Background: an optimization exercise with open tools, aiming at small area, a short achievable clock period and few clock cycles per item. Do not read the settings as production practice. Only simulation tests tie the RTL to the original design; equivalence was not proved. Not every run is shown, and edits may drop behaviour that the tests do not exercise.

### Routing view, run 1

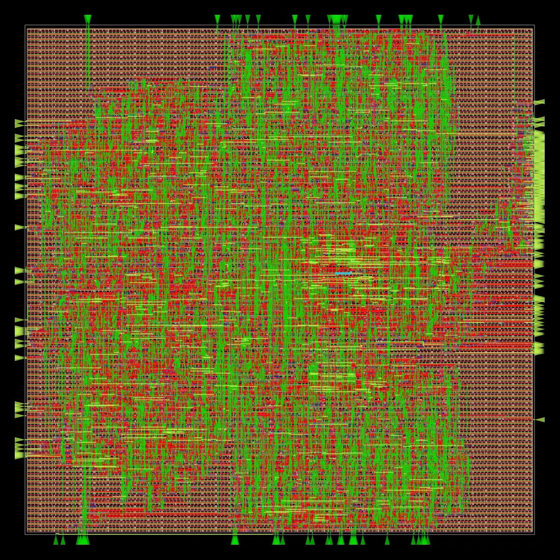
### Cell area per tile, run 1

The die is cut into 26 by 26 equal tiles; black is low, pale yellow is high, 0 to 100% covered.
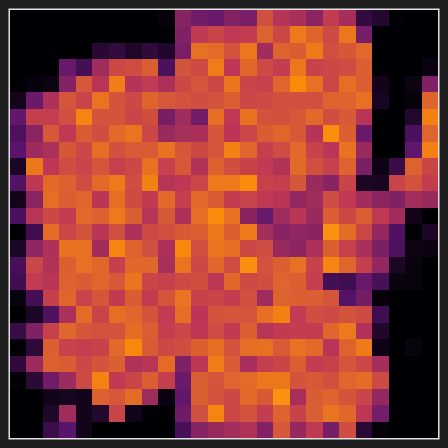
### Cells coloured by class, run 1

Scale bar: 200 um.
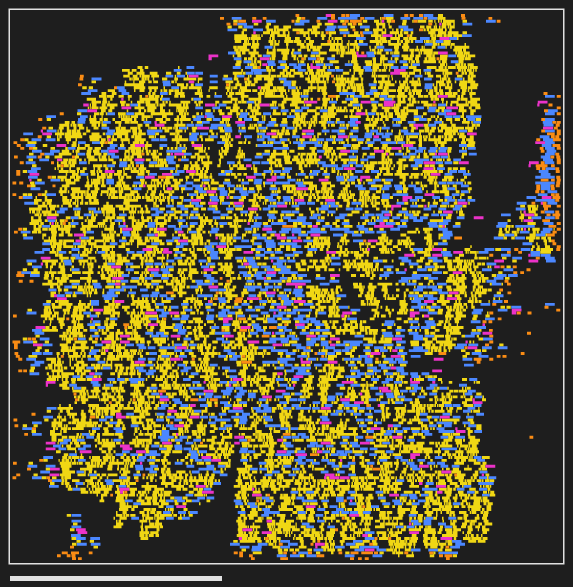
## design/flow/config.mk

```make
export PLATFORM = sky130hd
export DESIGN_NAME = mkMACBuff
export DESIGN_NICKNAME = mkMACBuff
export VERILOG_FILES = /design/flow/design.v
export SDC_FILE = /design/flow/constraint.sdc
export NUM_CORES = 4
export LEC_CHECK = 0
export CAP_MARGIN = 20
export CORE_MARGIN = 2
export CORE_UTILIZATION = 40
export SLEW_MARGIN = 20
```

## design/flow/constraint.sdc

```tcl
create_clock -name core_clock -period 4.5 [get_ports {CLK}]
set_input_delay 0.9000 -clock core_clock [delete_from_list [all_inputs] [get_ports {CLK}]]
set_output_delay 0.9000 -clock core_clock [all_outputs]
set_load 0.01 [all_outputs]
```

## design/flow/design.v

```verilog
module multiplier_800M_16b(
    CLK, RST_N,
    EN, input0, input1, 
    stage1_occupied,
    stage2_occupied,
    stage3_occupied,
    VALID_output, output_val
    );
input CLK, RST_N;
input EN;
input [15:0] input0, input1;
output stage1_occupied, stage2_occupied, stage3_occupied;
output VALID_output;
output [31:0] output_val;
localparam ZERO_8b = 8'd0;
reg stage1_occupied_reg;
wire [7:0] partials_4bmult [15:0];
reg [7:0] stage1_regs [15:0];
assign partials_4bmult[0] = input0[3:0] * input1[3:0];
assign partials_4bmult[1] = input0[3:0] * input1[7:4];
assign partials_4bmult[2] = input0[3:0] * input1[11:8];
assign partials_4bmult[3] = input0[3:0] * input1[15:12];
assign partials_4bmult[4] = input0[7:4] * input1[3:0];
assign partials_4bmult[5] = input0[7:4] * input1[7:4];
assign partials_4bmult[6] = input0[7:4] * input1[11:8];
assign partials_4bmult[7] = input0[7:4] * input1[15:12];
assign partials_4bmult[8] = input0[11:8] * input1[3:0];
assign partials_4bmult[9] = input0[11:8] * input1[7:4];
assign partials_4bmult[10] = input0[11:8] * input1[11:8];
assign partials_4bmult[11] = input0[11:8] * input1[15:12];
assign partials_4bmult[12] = input0[15:12] * input1[3:0];
assign partials_4bmult[13] = input0[15:12] * input1[7:4];
assign partials_4bmult[14] = input0[15:12] * input1[11:8];
assign partials_4bmult[15] = input0[15:12] * input1[15:12];
always @(posedge CLK) begin
    if (~RST_N) begin
        stage1_occupied_reg <= 1'b0;
        stage1_regs[0] <= ZERO_8b;
        stage1_regs[1] <= ZERO_8b;
        stage1_regs[2] <= ZERO_8b;
        stage1_regs[3] <= ZERO_8b;
        stage1_regs[4] <= ZERO_8b;
        stage1_regs[5] <= ZERO_8b;
        stage1_regs[6] <= ZERO_8b;
        stage1_regs[7] <= ZERO_8b;
        stage1_regs[8] <= ZERO_8b;
        stage1_regs[9] <= ZERO_8b;
        stage1_regs[10] <= ZERO_8b;
        stage1_regs[11] <= ZERO_8b;
        stage1_regs[12] <= ZERO_8b;
        stage1_regs[13] <= ZERO_8b;
        stage1_regs[14] <= ZERO_8b;
        stage1_regs[15] <= ZERO_8b;
    end
    else begin
        stage1_occupied_reg <= EN;
        if (EN) begin
            stage1_regs[0] <= partials_4bmult[0];
            stage1_regs[1] <= partials_4bmult[1];
            stage1_regs[2] <= partials_4bmult[2];
            stage1_regs[3] <= partials_4bmult[3];
            stage1_regs[4] <= partials_4bmult[4];
            stage1_regs[5] <= partials_4bmult[5];
            stage1_regs[6] <= partials_4bmult[6];
            stage1_regs[7] <= partials_4bmult[7];
            stage1_regs[8] <= partials_4bmult[8];
            stage1_regs[9] <= partials_4bmult[9];
            stage1_regs[10] <= partials_4bmult[10];
            stage1_regs[11] <= partials_4bmult[11];
            stage1_regs[12] <= partials_4bmult[12];
            stage1_regs[13] <= partials_4bmult[13];
            stage1_regs[14] <= partials_4bmult[14];
            stage1_regs[15] <= partials_4bmult[15];
        end
    end
end
reg stage2_occupied_reg;
wire [31:0] partials_add1 [3:0];
reg [31:0] stage2_regs [3:0];
assign partials_add1[0] = {24'd0, stage1_regs[0]} + {20'd0, stage1_regs[1], 4'd0} + {16'd0, stage1_regs[2], 8'd0} + {12'd0, stage1_regs[3], 12'd0};
assign partials_add1[1] = {20'd0, stage1_regs[4], 4'd0} + {16'd0, stage1_regs[5], 8'd0} + {12'd0, stage1_regs[6], 12'd0} + {8'd0, stage1_regs[7], 16'd0};
assign partials_add1[2] = {16'd0, stage1_regs[8], 8'd0} + {12'd0, stage1_regs[9], 12'd0} + {8'd0, stage1_regs[10], 16'd0} + {4'd0, stage1_regs[11], 20'd0};
assign partials_add1[3] = {12'd0, stage1_regs[12], 12'd0} + {8'd0, stage1_regs[13], 16'd0} + {4'd0, stage1_regs[14], 20'd0} + {stage1_regs[15], 24'd0};
always @(posedge CLK) begin
    if (~RST_N) begin
        stage2_occupied_reg <= 1'b0;
        stage2_regs[3] <= 32'd0;
        stage2_regs[2] <= 32'd0;
        stage2_regs[1] <= 32'd0;
        stage2_regs[0] <= 32'd0;
    end
    else begin
        stage2_occupied_reg <= stage1_occupied;
        if (stage1_occupied) begin
            stage2_regs[3] <= partials_add1[3];
            stage2_regs[2] <= partials_add1[2];
            stage2_regs[1] <= partials_add1[1];
            stage2_regs[0] <= partials_add1[0];
        end
    end
end
reg stage3_occupied_reg;
wire [31:0] partials_add2 [1:0];
reg [31:0] stage3_regs[1:0];
assign partials_add2[0] = stage2_regs[0] + stage2_regs[1];
assign partials_add2[1] = stage2_regs[2] + stage2_regs[3];
always @(posedge CLK) begin
    if (~RST_N) begin
        stage3_occupied_reg <= 1'b0;
        stage3_regs[0] <= 32'd0;
        stage3_regs[1] <= 32'd0;
    end
    else begin
        stage3_occupied_reg <= stage2_occupied;
        if (stage2_occupied) begin
            stage3_regs[0] <= partials_add2[0];
            stage3_regs[1] <= partials_add2[1];
        end
    end
end
reg stage4_occupied_reg;
wire [31:0] final_sum;
reg [31:0] output_val_reg;
assign final_sum = stage3_regs[0] + stage3_regs[1];
always @(posedge CLK) begin
    if (~RST_N) begin
        stage4_occupied_reg <= 1'b0;
        output_val_reg <= 32'd0;
    end
    else begin
        stage4_occupied_reg <= stage3_occupied;
        if (stage3_occupied) begin
            output_val_reg <= final_sum;
        end
    end
end
assign stage1_occupied = stage1_occupied_reg;
assign stage2_occupied = stage2_occupied_reg;
assign stage3_occupied = stage3_occupied_reg;
assign VALID_output = stage4_occupied_reg;
assign output_val = output_val_reg;
endmodule: multiplier_800M_16b
module mkMACBuff (
    input  CLK, 
    input  RST_N,
    input  EN_mac,
    output RDY_mac,
    input  [15:0] mac_vectA_0,
    input  [15:0] mac_vectB_0,
    input  [15:0] mac_vectA_1,
    input  [15:0] mac_vectB_1,
    input  [15:0] mac_vectA_2,
    input  [15:0] mac_vectB_2,
    input  [15:0] mac_vectA_3,
    input  [15:0] mac_vectB_3,
    output EN_writeMem,
    output [5:0] writeMem_addr,
    output [33:0] writeMem_val,
    input  EN_blockRead,
    output RDY_blockRead,
    output EN_readMem,
    output [5:0] readMem_addr,
    input  [33:0] readMem_val,
    output VALID_memVal,
    output [33:0] memVal_data
);
    localparam N = 33;
    logic        mult0_VALID_output;
    logic [31:0] mult0_output_val;
    logic        mult0_stage1_occupied, mult0_stage2_occupied, mult0_stage3_occupied;
    logic        mult1_VALID_output;
    logic [31:0] mult1_output_val;
    logic        mult1_stage1_occupied, mult1_stage2_occupied, mult1_stage3_occupied;
    logic        mult2_VALID_output;
    logic [31:0] mult2_output_val;
    logic        mult2_stage1_occupied, mult2_stage2_occupied, mult2_stage3_occupied;
    logic        mult3_VALID_output;
    logic [31:0] mult3_output_val;
    logic        mult3_stage1_occupied, mult3_stage2_occupied, mult3_stage3_occupied;
    logic        result_EN_readMem_int;
    logic [31:0] stage1_prod0, stage1_prod1, stage1_prod2, stage1_prod3;
    logic        stage1_valid;
    always_ff @(posedge CLK or negedge RST_N) begin
        if (!RST_N) begin
            stage1_prod0 <= 32'h0;
            stage1_prod1 <= 32'h0;
            stage1_prod2 <= 32'h0;
            stage1_prod3 <= 32'h0;
            stage1_valid <= 1'b0;
        end else begin
            if (mult0_VALID_output) begin
                stage1_prod0 <= mult0_output_val;
                stage1_prod1 <= mult1_output_val;
                stage1_prod2 <= mult2_output_val;
                stage1_prod3 <= mult3_output_val;
                stage1_valid <= 1'b1;
            end else begin
                stage1_valid <= 1'b0;
            end
        end
    end
    logic [32:0] stage2_sum01, stage2_sum23;
    logic        stage2_valid;
    always_ff @(posedge CLK or negedge RST_N) begin
        if (!RST_N) begin
            stage2_sum01 <= 33'h0;
            stage2_sum23 <= 33'h0;
            stage2_valid <= 1'b0;
        end else begin
            if (stage1_valid) begin
                stage2_sum01 <= {1'b0, stage1_prod0} + {1'b0, stage1_prod1};
                stage2_sum23 <= {1'b0, stage1_prod2} + {1'b0, stage1_prod3};
                stage2_valid <= 1'b1;
            end else begin
                stage2_valid <= 1'b0;
            end
        end
    end
    logic [33:0] stage3_result;
    logic        stage3_valid;
    always_ff @(posedge CLK or negedge RST_N) begin
        if (!RST_N) begin
            stage3_result <= 34'h0;
            stage3_valid  <= 1'b0;
        end else begin
            if (stage2_valid) begin
                stage3_result <= {1'b0, stage2_sum01} + {1'b0, stage2_sum23};
                stage3_valid  <= 1'b1;
            end else begin
                stage3_valid  <= 1'b0;
            end
        end
    end
    logic [6:0]  result_write_count;
    logic [5:0]  result_read_count;
    typedef enum logic [1:0] {
        IDLE    = 2'b00,
        WRITING = 2'b01,
        FULL    = 2'b10,
        READING = 2'b11
    } state_t;
    state_t current_state, next_state;
    always_ff @(posedge CLK or negedge RST_N) begin
        if (!RST_N) begin
            current_state <= IDLE;
        end else begin
            current_state <= next_state;
        end
    end
    always_comb begin
        next_state = current_state;
        case (current_state)
            IDLE:    if (EN_mac) next_state = WRITING;
            WRITING: if (result_write_count == 7'd63 && stage3_valid) next_state = FULL;
            FULL:    if (EN_blockRead) next_state = READING;
            READING: if (result_read_count == 6'd63 && result_EN_readMem_int) next_state = IDLE;
            default: next_state = IDLE;
        endcase
    end
    always_ff @(posedge CLK or negedge RST_N) begin
        if (!RST_N) begin
            result_write_count <= 7'd0;
        end else begin
            if (current_state == IDLE || current_state == READING)
                result_write_count <= 7'd0;
            else if (stage3_valid && result_write_count < 7'd64)
                result_write_count <= result_write_count + 7'd1;
        end
    end
    always_ff @(posedge CLK or negedge RST_N) begin
        if (!RST_N) begin
            result_read_count <= 6'd0;
        end else begin
            if (current_state == FULL)
                result_read_count <= 6'd0;
            else if (current_state == READING && result_EN_readMem_int)
                result_read_count <= result_read_count + 6'd1;
        end
    end
    logic [6:0]  mac_issue_count;
    always_ff @(posedge CLK or negedge RST_N) begin
        if (!RST_N) begin
            mac_issue_count <= 7'd0;
        end else begin
            if (current_state == FULL || current_state == READING)
                mac_issue_count <= 7'd0;
            else if (EN_mac && RDY_mac)
                mac_issue_count <= mac_issue_count + 7'd1;
        end
    end
    assign RDY_mac = (current_state == IDLE || current_state == WRITING) &&
                     (mac_issue_count < 7'd64);
    assign RDY_blockRead = (current_state == FULL);
    assign EN_writeMem   = stage3_valid && (current_state == WRITING);
    assign writeMem_addr = result_write_count[5:0];
    assign writeMem_val  = stage3_result;
    assign result_EN_readMem_int = (current_state == READING);
    assign EN_readMem   = result_EN_readMem_int;
    assign readMem_addr = result_read_count;
    logic VALID_memVal_reg;
    logic VALID_memVal_reg2;
    logic [33:0] memVal_data_reg;
    always_ff @(posedge CLK or negedge RST_N) begin
        if (!RST_N) begin
            VALID_memVal_reg  <= 1'b0;
            VALID_memVal_reg2 <= 1'b0;
            memVal_data_reg   <= 34'h0;
        end else begin
            VALID_memVal_reg  <= result_EN_readMem_int;
            VALID_memVal_reg2 <= VALID_memVal_reg;
            memVal_data_reg   <= readMem_val;
        end
    end
    assign VALID_memVal = VALID_memVal_reg2;
    assign memVal_data  = memVal_data_reg;
    logic [15:0] mac_vectA_0_reg, mac_vectB_0_reg;
    logic [15:0] mac_vectA_1_reg, mac_vectB_1_reg;
    logic [15:0] mac_vectA_2_reg, mac_vectB_2_reg;
    logic [15:0] mac_vectA_3_reg, mac_vectB_3_reg;
    logic        EN_mac_reg;
    always_ff @(posedge CLK or negedge RST_N) begin
        if (!RST_N) begin
            mac_vectA_0_reg <= 16'h0;
            mac_vectB_0_reg <= 16'h0;
            mac_vectA_1_reg <= 16'h0;
            mac_vectB_1_reg <= 16'h0;
            mac_vectA_2_reg <= 16'h0;
            mac_vectB_2_reg <= 16'h0;
            mac_vectA_3_reg <= 16'h0;
            mac_vectB_3_reg <= 16'h0;
            EN_mac_reg      <= 1'b0;
        end else begin
            if (EN_mac) begin
                mac_vectA_0_reg <= mac_vectA_0;
                mac_vectB_0_reg <= mac_vectB_0;
                mac_vectA_1_reg <= mac_vectA_1;
                mac_vectB_1_reg <= mac_vectB_1;
                mac_vectA_2_reg <= mac_vectA_2;
                mac_vectB_2_reg <= mac_vectB_2;
                mac_vectA_3_reg <= mac_vectA_3;
                mac_vectB_3_reg <= mac_vectB_3;
                EN_mac_reg      <= 1'b1;
            end else begin
                EN_mac_reg <= 1'b0;
            end
        end
    end
    multiplier_800M_16b mult_inst_0 (
        .CLK(CLK),
        .RST_N(RST_N),
        .EN(EN_mac_reg),
        .input0(mac_vectA_0_reg),
        .input1(mac_vectB_0_reg),
        .stage1_occupied(mult0_stage1_occupied),
        .stage2_occupied(mult0_stage2_occupied),
        .stage3_occupied(mult0_stage3_occupied),
        .VALID_output(mult0_VALID_output),
        .output_val(mult0_output_val)
    );
    multiplier_800M_16b mult_inst_1 (
        .CLK(CLK),
        .RST_N(RST_N),
        .EN(EN_mac_reg),
        .input0(mac_vectA_1_reg),
        .input1(mac_vectB_1_reg),
        .stage1_occupied(mult1_stage1_occupied),
        .stage2_occupied(mult1_stage2_occupied),
        .stage3_occupied(mult1_stage3_occupied),
        .VALID_output(mult1_VALID_output),
        .output_val(mult1_output_val)
    );
    multiplier_800M_16b mult_inst_2 (
        .CLK(CLK),
        .RST_N(RST_N),
        .EN(EN_mac_reg),
        .input0(mac_vectA_2_reg),
        .input1(mac_vectB_2_reg),
        .stage1_occupied(mult2_stage1_occupied),
        .stage2_occupied(mult2_stage2_occupied),
        .stage3_occupied(mult2_stage3_occupied),
        .VALID_output(mult2_VALID_output),
        .output_val(mult2_output_val)
    );
    multiplier_800M_16b mult_inst_3 (
        .CLK(CLK),
        .RST_N(RST_N),
        .EN(EN_mac_reg),
        .input0(mac_vectA_3_reg),
        .input1(mac_vectB_3_reg),
        .stage1_occupied(mult3_stage1_occupied),
        .stage2_occupied(mult3_stage2_occupied),
        .stage3_occupied(mult3_stage3_occupied),
        .VALID_output(mult3_VALID_output),
        .output_val(mult3_output_val)
    );
endmodule
```

## design/flow/run.sh

```bash
#!/bin/bash
# synth_recipe.tcl (not shown) runs the flow's synth.tcl, then flattens the netlist and writes it again
# the make line also repeats each setting of config.mk as NAME=value (left out here)
make -C /OpenROAD-flow-scripts/flow DESIGN_CONFIG=/design/flow/config.mk WORK_HOME=/design/flow/orfs CLKGATE_MAP_FILE= SYNTH_SCRIPT=/design/flow/synth_recipe.tcl finish
```

==> run_summary.xml, run 1 <==
<?xml version="1.0" encoding="UTF-8"?>
<metrics>
  <group name="critical_path">
    <metric name="worst_ep_required_time" unit="ps">5180</metric>
    <metric name="rr_startpoint" unit="">mult_inst_0.stage1_regs[9][0]$_SDFFE_PN0P_</metric>
    <metric name="worstSetupEndpoint" unit="">mult_inst_0.stage2_regs[2][27]$_SDFFE_PN0P_</metric>
    <metric name="critical_path.reg2reg.endpoint" unit="">mult_inst_0.stage2_regs[2][27]$_SDFFE_PN0P_</metric>
    <metric name="timing.critical_path.depth" unit="">18</metric>
    <metric name="worst-r2r-cell-count" unit="">18</metric>
    <metric name="setup.worst_path.start" unit="">mult_inst_0.stage1_regs[9][0]$_SDFFE_PN0P_</metric>
    <metric name="arrival_time_at_the_worst_endpoint" unit="ps">4750</metric>
    <metric name="criticalPathCategory" unit="">flop to flop</metric>
    <metric name="critical_path.max_fanout" unit="">3</metric>
    <metric name="startpoint_type" unit="">flop</metric>
    <metric name="worstPathCellList" unit="">ha_1, fa_1, a21o_1, a21oi_1, nor2_1, xor2_1, ha_1, inv_1, fa_1, nor2b_1, o21ai_0, a21boi_0, o21ai_0, a21boi_0, o21ai_0, a21oi_1, xnor2_1, o21ai_0</metric>
    <metric name="worst_path_dominant_cell_family" unit="">compound AO/OA/AOI/OAI gates</metric>
    <metric name="cell_with_the_largest_stage_delay_on_the_worst_path" unit="">sky130_fd_sc_hd__fa_1</metric>
    <metric name="critical-path-top-cell-by-count" unit="">sky130_fd_sc_hd__o21ai_0</metric>
  </group>
  <group name="logic_synthesis">
    <metric name="synth_largest_area_cell" unit="">sky130_fd_sc_hd__dfxtp_1</metric>
    <metric name="ys_ff_latch" unit="">1594</metric>
    <metric name="synthesis.instances" unit="">11500</metric>
    <metric name="synth_flop_cell" unit="">sky130_fd_sc_hd__dfxtp_1</metric>
    <metric name="ys_top_cells_by_count" unit="">sky130_fd_sc_hd__ha_1 (1384), sky130_fd_sc_hd__nor2_1 (1303), sky130_fd_sc_hd__dfxtp_1 (1176)</metric>
    <metric name="synth-edff-count" unit="">0</metric>
    <metric name="post_syn_nets" unit="">13400</metric>
    <metric name="synth_area_leaders" unit="">sky130_fd_sc_hd__dfxtp_1 (22%), sky130_fd_sc_hd__ha_1 (16%), sky130_fd_sc_hd__dfrtp_1 (9.8%)</metric>
    <metric name="post-synth-top-area-fraction" unit="%">22.1</metric>
    <metric name="area_of_the_mapped_netlist" unit="um^2">107000</metric>
    <metric name="synthArstFlopShare" unit="%">26.2</metric>
    <metric name="yosys_warnings" unit="">5</metric>
    <metric name="yosys.cell_count.top_type" unit="">sky130_fd_sc_hd__ha_1</metric>
  </group>
  <group name="layout">
    <metric name="fin_cells" unit="">15200</metric>
    <metric name="design.final.nets" unit="">13400</metric>
    <metric name="ratio_of_cells_with_drive_above_1_in_the_final_layout" unit="%">6.87</metric>
    <metric name="area_growth" unit="%">12.0</metric>
  </group>
  <group name="placed_design">
    <metric name="numPlacedInstances" unit="">14900</metric>
    <metric name="place.detailed.hpwl" unit="um">204000</metric>
    <metric name="gp_congestion" unit="">0.887</metric>
  </group>
  <group name="global_routing">
    <metric name="vias_in_the_first_global_route" unit="">80500</metric>
    <metric name="overflow" unit="">0</metric>
    <metric name="grt_max_degree" unit="">209</metric>
    <metric name="grt_pass1_wl" unit="um">444000</metric>
  </group>
  <group name="detailed_routing">
    <metric name="route.final.wire_length" unit="um">276000</metric>
    <metric name="drt_drc_violations_left" unit="">0</metric>
    <metric name="ant_nets" unit="">0</metric>
    <metric name="avgViaCountPerCell" unit="">5.23</metric>
    <metric name="wl_per_cell" unit="um">18.1</metric>
    <metric name="initialDrtViolationCount" unit="">4573</metric>
    <metric name="routed-via-count" unit="">79700</metric>
  </group>
  <group name="min_path">
    <metric name="worstHoldPathCells" unit="">0</metric>
    <metric name="worst_hold_path_type" unit="">flop to flop</metric>
  </group>
  <group name="sta">
    <metric name="fin_skew" unit="ps">46.3</metric>
    <metric name="worst_setup_slack_after_layout" unit="ps">433</metric>
    <metric name="min_period_over_period" unit="%">90.4</metric>
    <metric name="worst_slew_pin_slew" unit="ps">1160</metric>
    <metric name="grt_setup_unrepaired" unit="">no</metric>
    <metric name="setup_viol_count_final" unit="">0</metric>
    <metric name="final-hold-violation-count" unit="">0</metric>
  </group>
  <group name="die">
    <metric name="floorplan.die.height" unit="um">521</metric>
    <metric name="io-pin-count" unit="">251</metric>
    <metric name="placementRows" unit="">189</metric>
    <metric name="die_footprint" unit="um^2">271000</metric>
    <metric name="floorplan.die.width" unit="um">521</metric>
  </group>
  <group name="clock_tree">
    <metric name="cts_max_path_buffers" unit="">4</metric>
    <metric name="cts.sinks" unit="">1594</metric>
    <metric name="cts_tree" unit="">yes</metric>
    <metric name="cts-htree-levels" unit="">4</metric>
    <metric name="root_driver" unit="">sky130_fd_sc_hd__clkbuf_16</metric>
  </group>
  <group name="status">
    <metric name="result_of_the_run" unit="">no timing/DRC/antenna violations</metric>
  </group>
</metrics>
Testbench counts for the RTL of run 1, summed over its fixed seeds: cycles 26,336, items 12,288.
Back to the opening pictures, 'Routing view':
Metal-1 WL: 133000 um
length of routed met3 wiring: 11100 um

Back to the opening pictures, 'Cell area per tile':
fullest tile: 76%
tiles over 75% full: 0.60%
nearly empty tiles: 15%
mean over tiles: 43%
initial standard-cell utilization of the core: 40.2%
fin util: 45.1%
CORE AREA: 265000 um^2

Back to the opening pictures, 'Cells coloured by class':
[other buffers and delay cells] orange | cells: 362 | share of their area: 3.1%
[clock drivers and dummy loads] magenta | cells: 349 | share of their area: 5.8%
[all other logic] yellow | cells: 9387 | share of their area: 62%
[flip-flops] blue | cells: 1594 | share of their area: 30%

run 1: worst reg2reg max path, delay by kind of cell, from the launching register on:
kind	cells	cell delay, ps
fa+ha+maj	4	1390
xor+xnor	2	310
flops	1	310
simple gates	2	260
buf+inv	1	70
compound gates	9	1570
run 1: placed cells by master, fill, tap and decap left out, drive strengths merged, types with 261 or more instances in the layout:
cell | synthesis | routed
a21oi | 710 | 710
dfxtp | 1176 | 1176
a21o | 261 | 261
o21ai | 350 | 350
nand2 | 751 | 751
dfrtp | 418 | 418
and2 | 574 | 574
xnor2 | 579 | 579
ha | 1384 | 1384
inv | 665 | 674
mux2i | 716 | 716
mux2 | 318 | 318
nor2 | 1303 | 1303
clkbuf | 445 | 283
fa | 319 | 319
run 1: stage by stage:
stage	utilization, %
6_report	45.1
5_1_grt	45.1
3_5_place_dp	42.5
2_1_floorplan	-
4_1_cts	45.1
3_3_place_gp	42.5
run 1: kinds of logic after synthesis:
group	synth area share, %
DFF	31.9
AOI/OAI and AO/OA	11.1
adders and majority gates	22.2
muxes	10.1
xor gates and xnor gates	6.07
and+or+nand+nor	14.6
buffers and inverters	4.13
run 1: routing by layer:
metal / global-route usage (%) / vias up / wire length (um)
li1: - / 39400 / -
met1: 28.1 / 38700 / 133000
met2: 33.2 / 1334 / 126000
met3: 2.26 / 338 / 11100
met4: 5.14 / 2 / 6110
met5: 0 / - / 13
run 1: layout make-up:
type | count | area (um^2)
antenna | 6 | 15.0
clock buffer | 283 | 5880
clock inverter | 66 | 793
fill | 25300 | 146000
inverter | 665 | 2510
multi-input combinational | 8722 | 68400
sequential | 1594 | 34000
tap | 3533 | 4420
timing repair buffer | 362 | 3610
run 1: repair_timing:
action / in CTS / in global routing
setup endpoints to repair: 0 / 1
hold buffers: 1 / 0
hold endpoints to repair: 5 / 0
gates resized for setup: 0 / 2
### Nets reached from selected ports, run 1

Scale bar: 200 um.
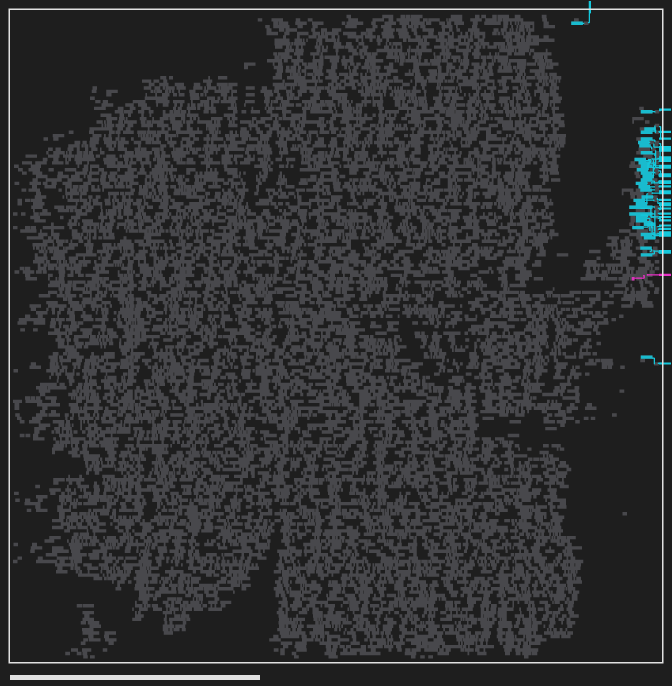

## Run 2: large edit since run 1, in outline
design/flow/design.v: 396 -> 3752 lines; modules unchanged: 0
  dot4: new, 3662 lines
  fa_cell: new, 4 lines
  mkMACBuff: edited, 254 -> 86 lines
  removed: multiplier_800M_16b
==> module fa_cell as of run 2 <==
module fa_cell (input a, input b, input ci, output s, output co);
assign s = a ^ b ^ ci;
assign co = (a & b) | (a & ci) | (b & ci);
endmodule
==> module mkMACBuff as of run 2 <==
module mkMACBuff (
    input  CLK,
    input  RST_N,
    input  EN_mac,
    output RDY_mac,
    input  [15:0] mac_vectA_0,
    input  [15:0] mac_vectB_0,
    input  [15:0] mac_vectA_1,
    input  [15:0] mac_vectB_1,
    input  [15:0] mac_vectA_2,
    input  [15:0] mac_vectB_2,
    input  [15:0] mac_vectA_3,
    input  [15:0] mac_vectB_3,
    output EN_writeMem,
    output [5:0] writeMem_addr,
    output [33:0] writeMem_val,
    input  EN_blockRead,
    output RDY_blockRead,
    output EN_readMem,
    output [5:0] readMem_addr,
    input  [33:0] readMem_val,
    output VALID_memVal,
    output [33:0] memVal_data
);
    dot4 dp (
        .CLK(CLK),
        .a0(mac_vectA_0), .b0(mac_vectB_0),
        .a1(mac_vectA_1), .b1(mac_vectB_1),
        .a2(mac_vectA_2), .b2(mac_vectB_2),
        .a3(mac_vectA_3), .b3(mac_vectB_3),
        .res(writeMem_val)
    );
    logic [6:0] mac_cnt;
    logic       v0, v1, v2, v3;
    logic [5:0] wr_addr;
    logic       full;
    logic [5:0] rd_addr;
    logic       rd_valid;
    wire accept = EN_mac && RDY_mac;
    wire handshake = EN_blockRead && full;
    assign RDY_mac = !mac_cnt[6];
    assign RDY_blockRead = full;
    always_ff @(posedge CLK or negedge RST_N) begin
        if (!RST_N) begin
            mac_cnt  <= 7'd0;
            v0       <= 1'b0;
            v1       <= 1'b0;
            v2       <= 1'b0;
            v3       <= 1'b0;
            wr_addr  <= 6'd0;
            full     <= 1'b0;
            rd_addr  <= 6'd0;
            rd_valid <= 1'b0;
        end else begin
            if (handshake)
                mac_cnt <= 7'd0;
            else if (accept)
                mac_cnt <= mac_cnt + 7'd1;
            v0 <= accept;
            v1 <= v0;
            v2 <= v1;
            v3 <= v2;
            if (v3)
                wr_addr <= wr_addr + 6'd1;
            if (handshake)
                full <= 1'b0;
            else if (v3 && wr_addr == 6'd63)
                full <= 1'b1;
            if (handshake) begin
                rd_addr  <= 6'd1;
                rd_valid <= 1'b1;
            end else if (rd_valid) begin
                if (rd_addr == 6'd0)
                    rd_valid <= 1'b0;
                else
                    rd_addr <= rd_addr + 6'd1;
            end
        end
    end
    assign EN_writeMem   = v3;
    assign writeMem_addr = wr_addr;
    assign EN_readMem    = full || rd_valid;
    assign readMem_addr  = rd_addr;
    assign VALID_memVal  = rd_valid;
    assign memVal_data   = readMem_val;
endmodule
--- a/design/flow/config.mk
+++ b/design/flow/config.mk
@@ -10,2 +10,4 @@
 export CORE_UTILIZATION = 40
 export SLEW_MARGIN = 20
+export SYNTH_HIERARCHICAL = 1
+export SYNTH_MINIMUM_KEEP_SIZE = 0
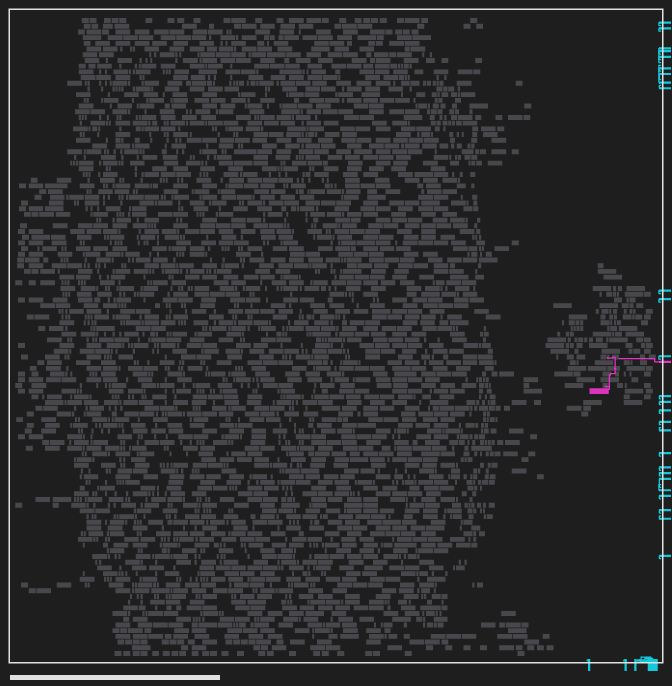
*Nets reached from selected ports, run 2*
Scale bar: 100 um.
[EN_writeMem] magenta | bits: 1 | direction: output | edge: right | end cells: 1 | buffers: 1 | wire: 47.5 um
[memVal_data] cyan | bits: 34 | direction: output | edge: 26 right, 8 bottom | end cells: 0 | buffers: 0 | wire: 140 um

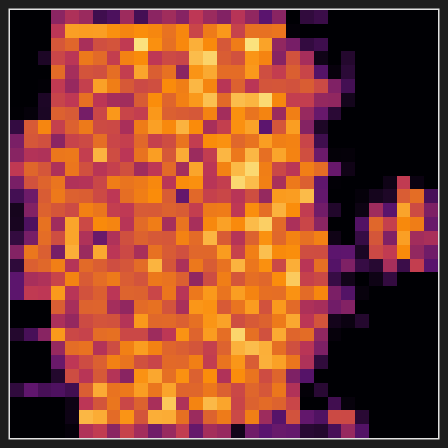
*Cell area per tile, run 2*
The die is cut into 31 by 31 equal tiles; black is low, pale yellow is high, 0 to 100% covered.
fin util: 45.2%
CORE AREA: 93300 um^2
initial standard-cell utilization of the core: 40.4%

==> run_summary.xml, run 2 <==
<?xml version="1.0" encoding="UTF-8"?>
<metrics>
  <group name="min_path">
    <metric name="worst_hold_path_type" unit="">flop to flop</metric>
    <metric name="hold_path.startpoint" unit="">dp.t1_s1585$_DFF_P_</metric>
  </group>
  <group name="layout">
    <metric name="design.final.nets" unit="">4414</metric>
    <metric name="area_growth" unit="%">11.9</metric>
    <metric name="ratio_of_cells_with_drive_above_1_in_the_final_layout" unit="%">5.39</metric>
    <metric name="filler_cell_count" unit="">8587</metric>
    <metric name="final_common_cell" unit="">sky130_fd_sc_hd__nand2_1</metric>
    <metric name="layout_common_cells" unit="">sky130_fd_sc_hd__nand2_1 (1056), sky130_fd_sc_hd__fa_1 (961), sky130_fd_sc_hd__dfxtp_1 (498), sky130_fd_sc_hd__clkdlybuf4s50_1 (182), sky130_fd_sc_hd__inv_1 (120)</metric>
  </group>
  <group name="die">
    <metric name="floorplan.die.width" unit="um">311</metric>
    <metric name="floorplan.die.height" unit="um">311</metric>
    <metric name="placementRows" unit="">112</metric>
    <metric name="io-pin-count" unit="">251</metric>
    <metric name="die_footprint" unit="um^2">96700</metric>
  </group>
  <group name="sta">
    <metric name="min_period_over_period" unit="%">81.3</metric>
    <metric name="worst_slew_pin_slew" unit="ps">1040</metric>
    <metric name="grt_setup_unrepaired" unit="">no</metric>
    <metric name="fin_skew" unit="ps">44.3</metric>
    <metric name="worst_setup_slack_after_layout" unit="ps">841</metric>
    <metric name="final-hold-violation-count" unit="">0</metric>
    <metric name="setup_viol_count_final" unit="">0</metric>
  </group>
  <group name="logic_synthesis">
    <metric name="synthArstFlopShare" unit="%">4.78</metric>
    <metric name="synth-edff-count" unit="">0</metric>
    <metric name="ys_top_cells_by_count" unit="">sky130_fd_sc_hd__nand2_1 (1056), sky130_fd_sc_hd__fa_1 (961), sky130_fd_sc_hd__dfxtp_1 (498)</metric>
    <metric name="ys_seq_area_share" unit="%">28.1</metric>
    <metric name="area_of_the_mapped_netlist" unit="um^2">37700</metric>
    <metric name="post_syn_nets" unit="">4417</metric>
    <metric name="synth_flop_cell" unit="">sky130_fd_sc_hd__dfxtp_1</metric>
    <metric name="ys_ff_latch" unit="">523</metric>
    <metric name="yosys_warnings" unit="">8</metric>
    <metric name="synthesis.instances" unit="">3241</metric>
    <metric name="synth_area_leaders" unit="">sky130_fd_sc_hd__fa_1 (51%), sky130_fd_sc_hd__dfxtp_1 (26%), sky130_fd_sc_hd__nand2_1 (11%)</metric>
    <metric name="post-synth-top-area-fraction" unit="%">51.0</metric>
    <metric name="yosys.cell_count.top_type" unit="">sky130_fd_sc_hd__nand2_1</metric>
    <metric name="synth_largest_area_cell" unit="">sky130_fd_sc_hd__fa_1</metric>
  </group>
  <group name="critical_path">
    <metric name="arrival_time_at_the_worst_endpoint" unit="ps">4160</metric>
    <metric name="worstPathCellList" unit="">fa_1, fa_1, inv_1, ha_1, a21oi_1, o21a_2, o22ai_1, o31ai_2, a21oi_4, and2_4, o31a_1</metric>
    <metric name="critical_path.max_fanout" unit="">5</metric>
    <metric name="rr_startpoint" unit="">dp.t2_t1_s1433$_DFF_P_</metric>
    <metric name="setup.worst_path.start" unit="">dp.t2_t1_s1433$_DFF_P_</metric>
    <metric name="startpoint_type" unit="">flop</metric>
    <metric name="worst_ep_required_time" unit="ps">5000</metric>
    <metric name="cell_with_the_largest_stage_delay_on_the_worst_path" unit="">sky130_fd_sc_hd__o31ai_2</metric>
    <metric name="criticalPathCategory" unit="">flop to flop</metric>
    <metric name="critical-path-top-cell-by-count" unit="">sky130_fd_sc_hd__fa_1</metric>
    <metric name="worst_path_dominant_cell_family" unit="">compound AO/OA/AOI/OAI gates</metric>
  </group>
  <group name="clock_tree">
    <metric name="cts_resized" unit="">0</metric>
    <metric name="post_cts_hold_buffer_count" unit="">0</metric>
    <metric name="cts.sinks" unit="">523</metric>
    <metric name="cts_max_path_buffers" unit="">3</metric>
    <metric name="root_driver" unit="">sky130_fd_sc_hd__clkbuf_16</metric>
    <metric name="cts-htree-levels" unit="">2</metric>
    <metric name="cts_tree" unit="">yes</metric>
  </group>
  <group name="global_routing">
    <metric name="grt_max_degree" unit="">26</metric>
    <metric name="groute.layer.met2.usage" unit="%">33.4</metric>
    <metric name="groute.layer.met1.usage" unit="%">32.1</metric>
    <metric name="overflow" unit="">0</metric>
    <metric name="groute.layer.met3.usage" unit="%">8.89</metric>
    <metric name="busiest_layer" unit="">met2</metric>
    <metric name="vias_in_the_first_global_route" unit="">25900</metric>
    <metric name="grt_pass1_wl" unit="um">165000</metric>
  </group>
  <group name="detailed_routing">
    <metric name="ant_nets" unit="">0</metric>
    <metric name="avgViaCountPerCell" unit="">5.22</metric>
    <metric name="wl_per_cell" unit="um">24.1</metric>
    <metric name="routed-via-count" unit="">23700</metric>
    <metric name="initialDrtViolationCount" unit="">2361</metric>
    <metric name="route.final.wire_length" unit="um">109000</metric>
    <metric name="drt_drc_violations_left" unit="">0</metric>
  </group>
  <group name="placed_design">
    <metric name="place.detailed.hpwl" unit="um">89300</metric>
    <metric name="gp_congestion" unit="">0.929</metric>
  </group>
  <group name="status">
    <metric name="result_of_the_run" unit="">no timing/DRC/antenna violations</metric>
  </group>
</metrics>
Testbench counts for the RTL of run 2, summed over its fixed seeds: cycles 14,272, items 12,288.
## run 2: path summary, 6_finish.rpt
kind	endpoint	slack [ps]	depth (start not counted)
worst max-delay path	dp.res[33]$_DFF_P_	840	11
worst min-delay path	dp.t2_t1_s1585$_DFF_P_	330	0
worst max register to register	dp.res[33]$_DFF_P_	840	11
worst min register to register	dp.t2_t1_s1585$_DFF_P_	330	0
max in group asynchronous	mac_cnt[2]$_DFFE_PN0P_	3590	2
min in group asynchronous	wr_addr[4]$_DFFE_PN0P_	640	2
## run 2: modules after synthesis, one instance, submodules excluded
| module | cells | flops+latches | cell area, um^2 |
|---|---|---|---|
| dot4 | 2146 | 498 | 17100 |
| fa_cell | 1 | 0 | 20.0 |
| mkMACBuff | 134 | 25 | 1360 |
## run 2: metrics by stage
step	std cells	hold slack (ps)	utilization [%]
6_report	4539	326	45.2
5_1_grt	4538	329	45.2
4_1_cts	4538	324	45.2
3_5_place_dp	4435	312	43.2
3_3_place_gp	4435	311	43.2
2_1_floorplan	3241	310	-
## run 2: cell type report
cell class / instances / area [um^2] / area share (%)
Antenna cell: 1 / 2.50 / 0.00593
Clock buffer: 71 / 1550 / 3.67
Clock inverter: 32 / 364 / 0.863
Inverter: 120 / 450 / 1.07
Multi-Input combinational cell: 2294 / 25400 / 60.1
Sequential cell: 523 / 10600 / 25.1
Tap cell: 1254 / 1570 / 3.72
Timing Repair Buffer: 244 / 2290 / 5.42
## run 2: kinds of logic after synthesis
logic type	Yosys count	share of synthesized area, %
and+or+nand+nor	1139	11.8
AOI/OAI and AO/OA	104	1.88
DFF	523	28.1
adders and majority gates	1010	52.6
xor gates and xnor gates	37	0.859
buffers and inverters	424	4.59
muxes	4	0.110
## run 2: per-layer routing
layer,vias to the layer above,part of all wire [%]
li1,9631,-
met3,236,14
met4,2,2.5
met2,1526,42
met1,12300,41
met5,-,0.0091

-- port drivers added, routing unchanged --
No port has a modelled driver above. Below, the same layouts with a new extraction and two added sets of constraints.
Step 1 (the two cells are an assumption about what drives the block):
set clk [get_ports {CLK}]
set_driving_cell -lib_cell sky130_fd_sc_hd__clkbuf_16 $clk
set_driving_cell -lib_cell sky130_fd_sc_hd__buf_2 [delete_from_list [all_inputs] $clk]
Step 2 adds t to the input delays and takes it off the output delays; t is the mean of the earliest and latest rising clock arrival at the registers after step 1. Input paths then give back, and output paths get back, about the clock's delay inside the block.
Slacks: no drivers / after step 1 / after step 2; pairs: no drivers / after step 1.
run | shift t [ns] | slack for setup (ns) | latest minus earliest clock arrival (ns)
run 1 | 0.926 | 0.433 / 0.433 / 0.433 | 0.051 / 0.052
run 2 | 0.692 | 0.841 / 0.841 / 0.841 | 0.045 / 0.044
After both steps every run listed still meets setup and hold.
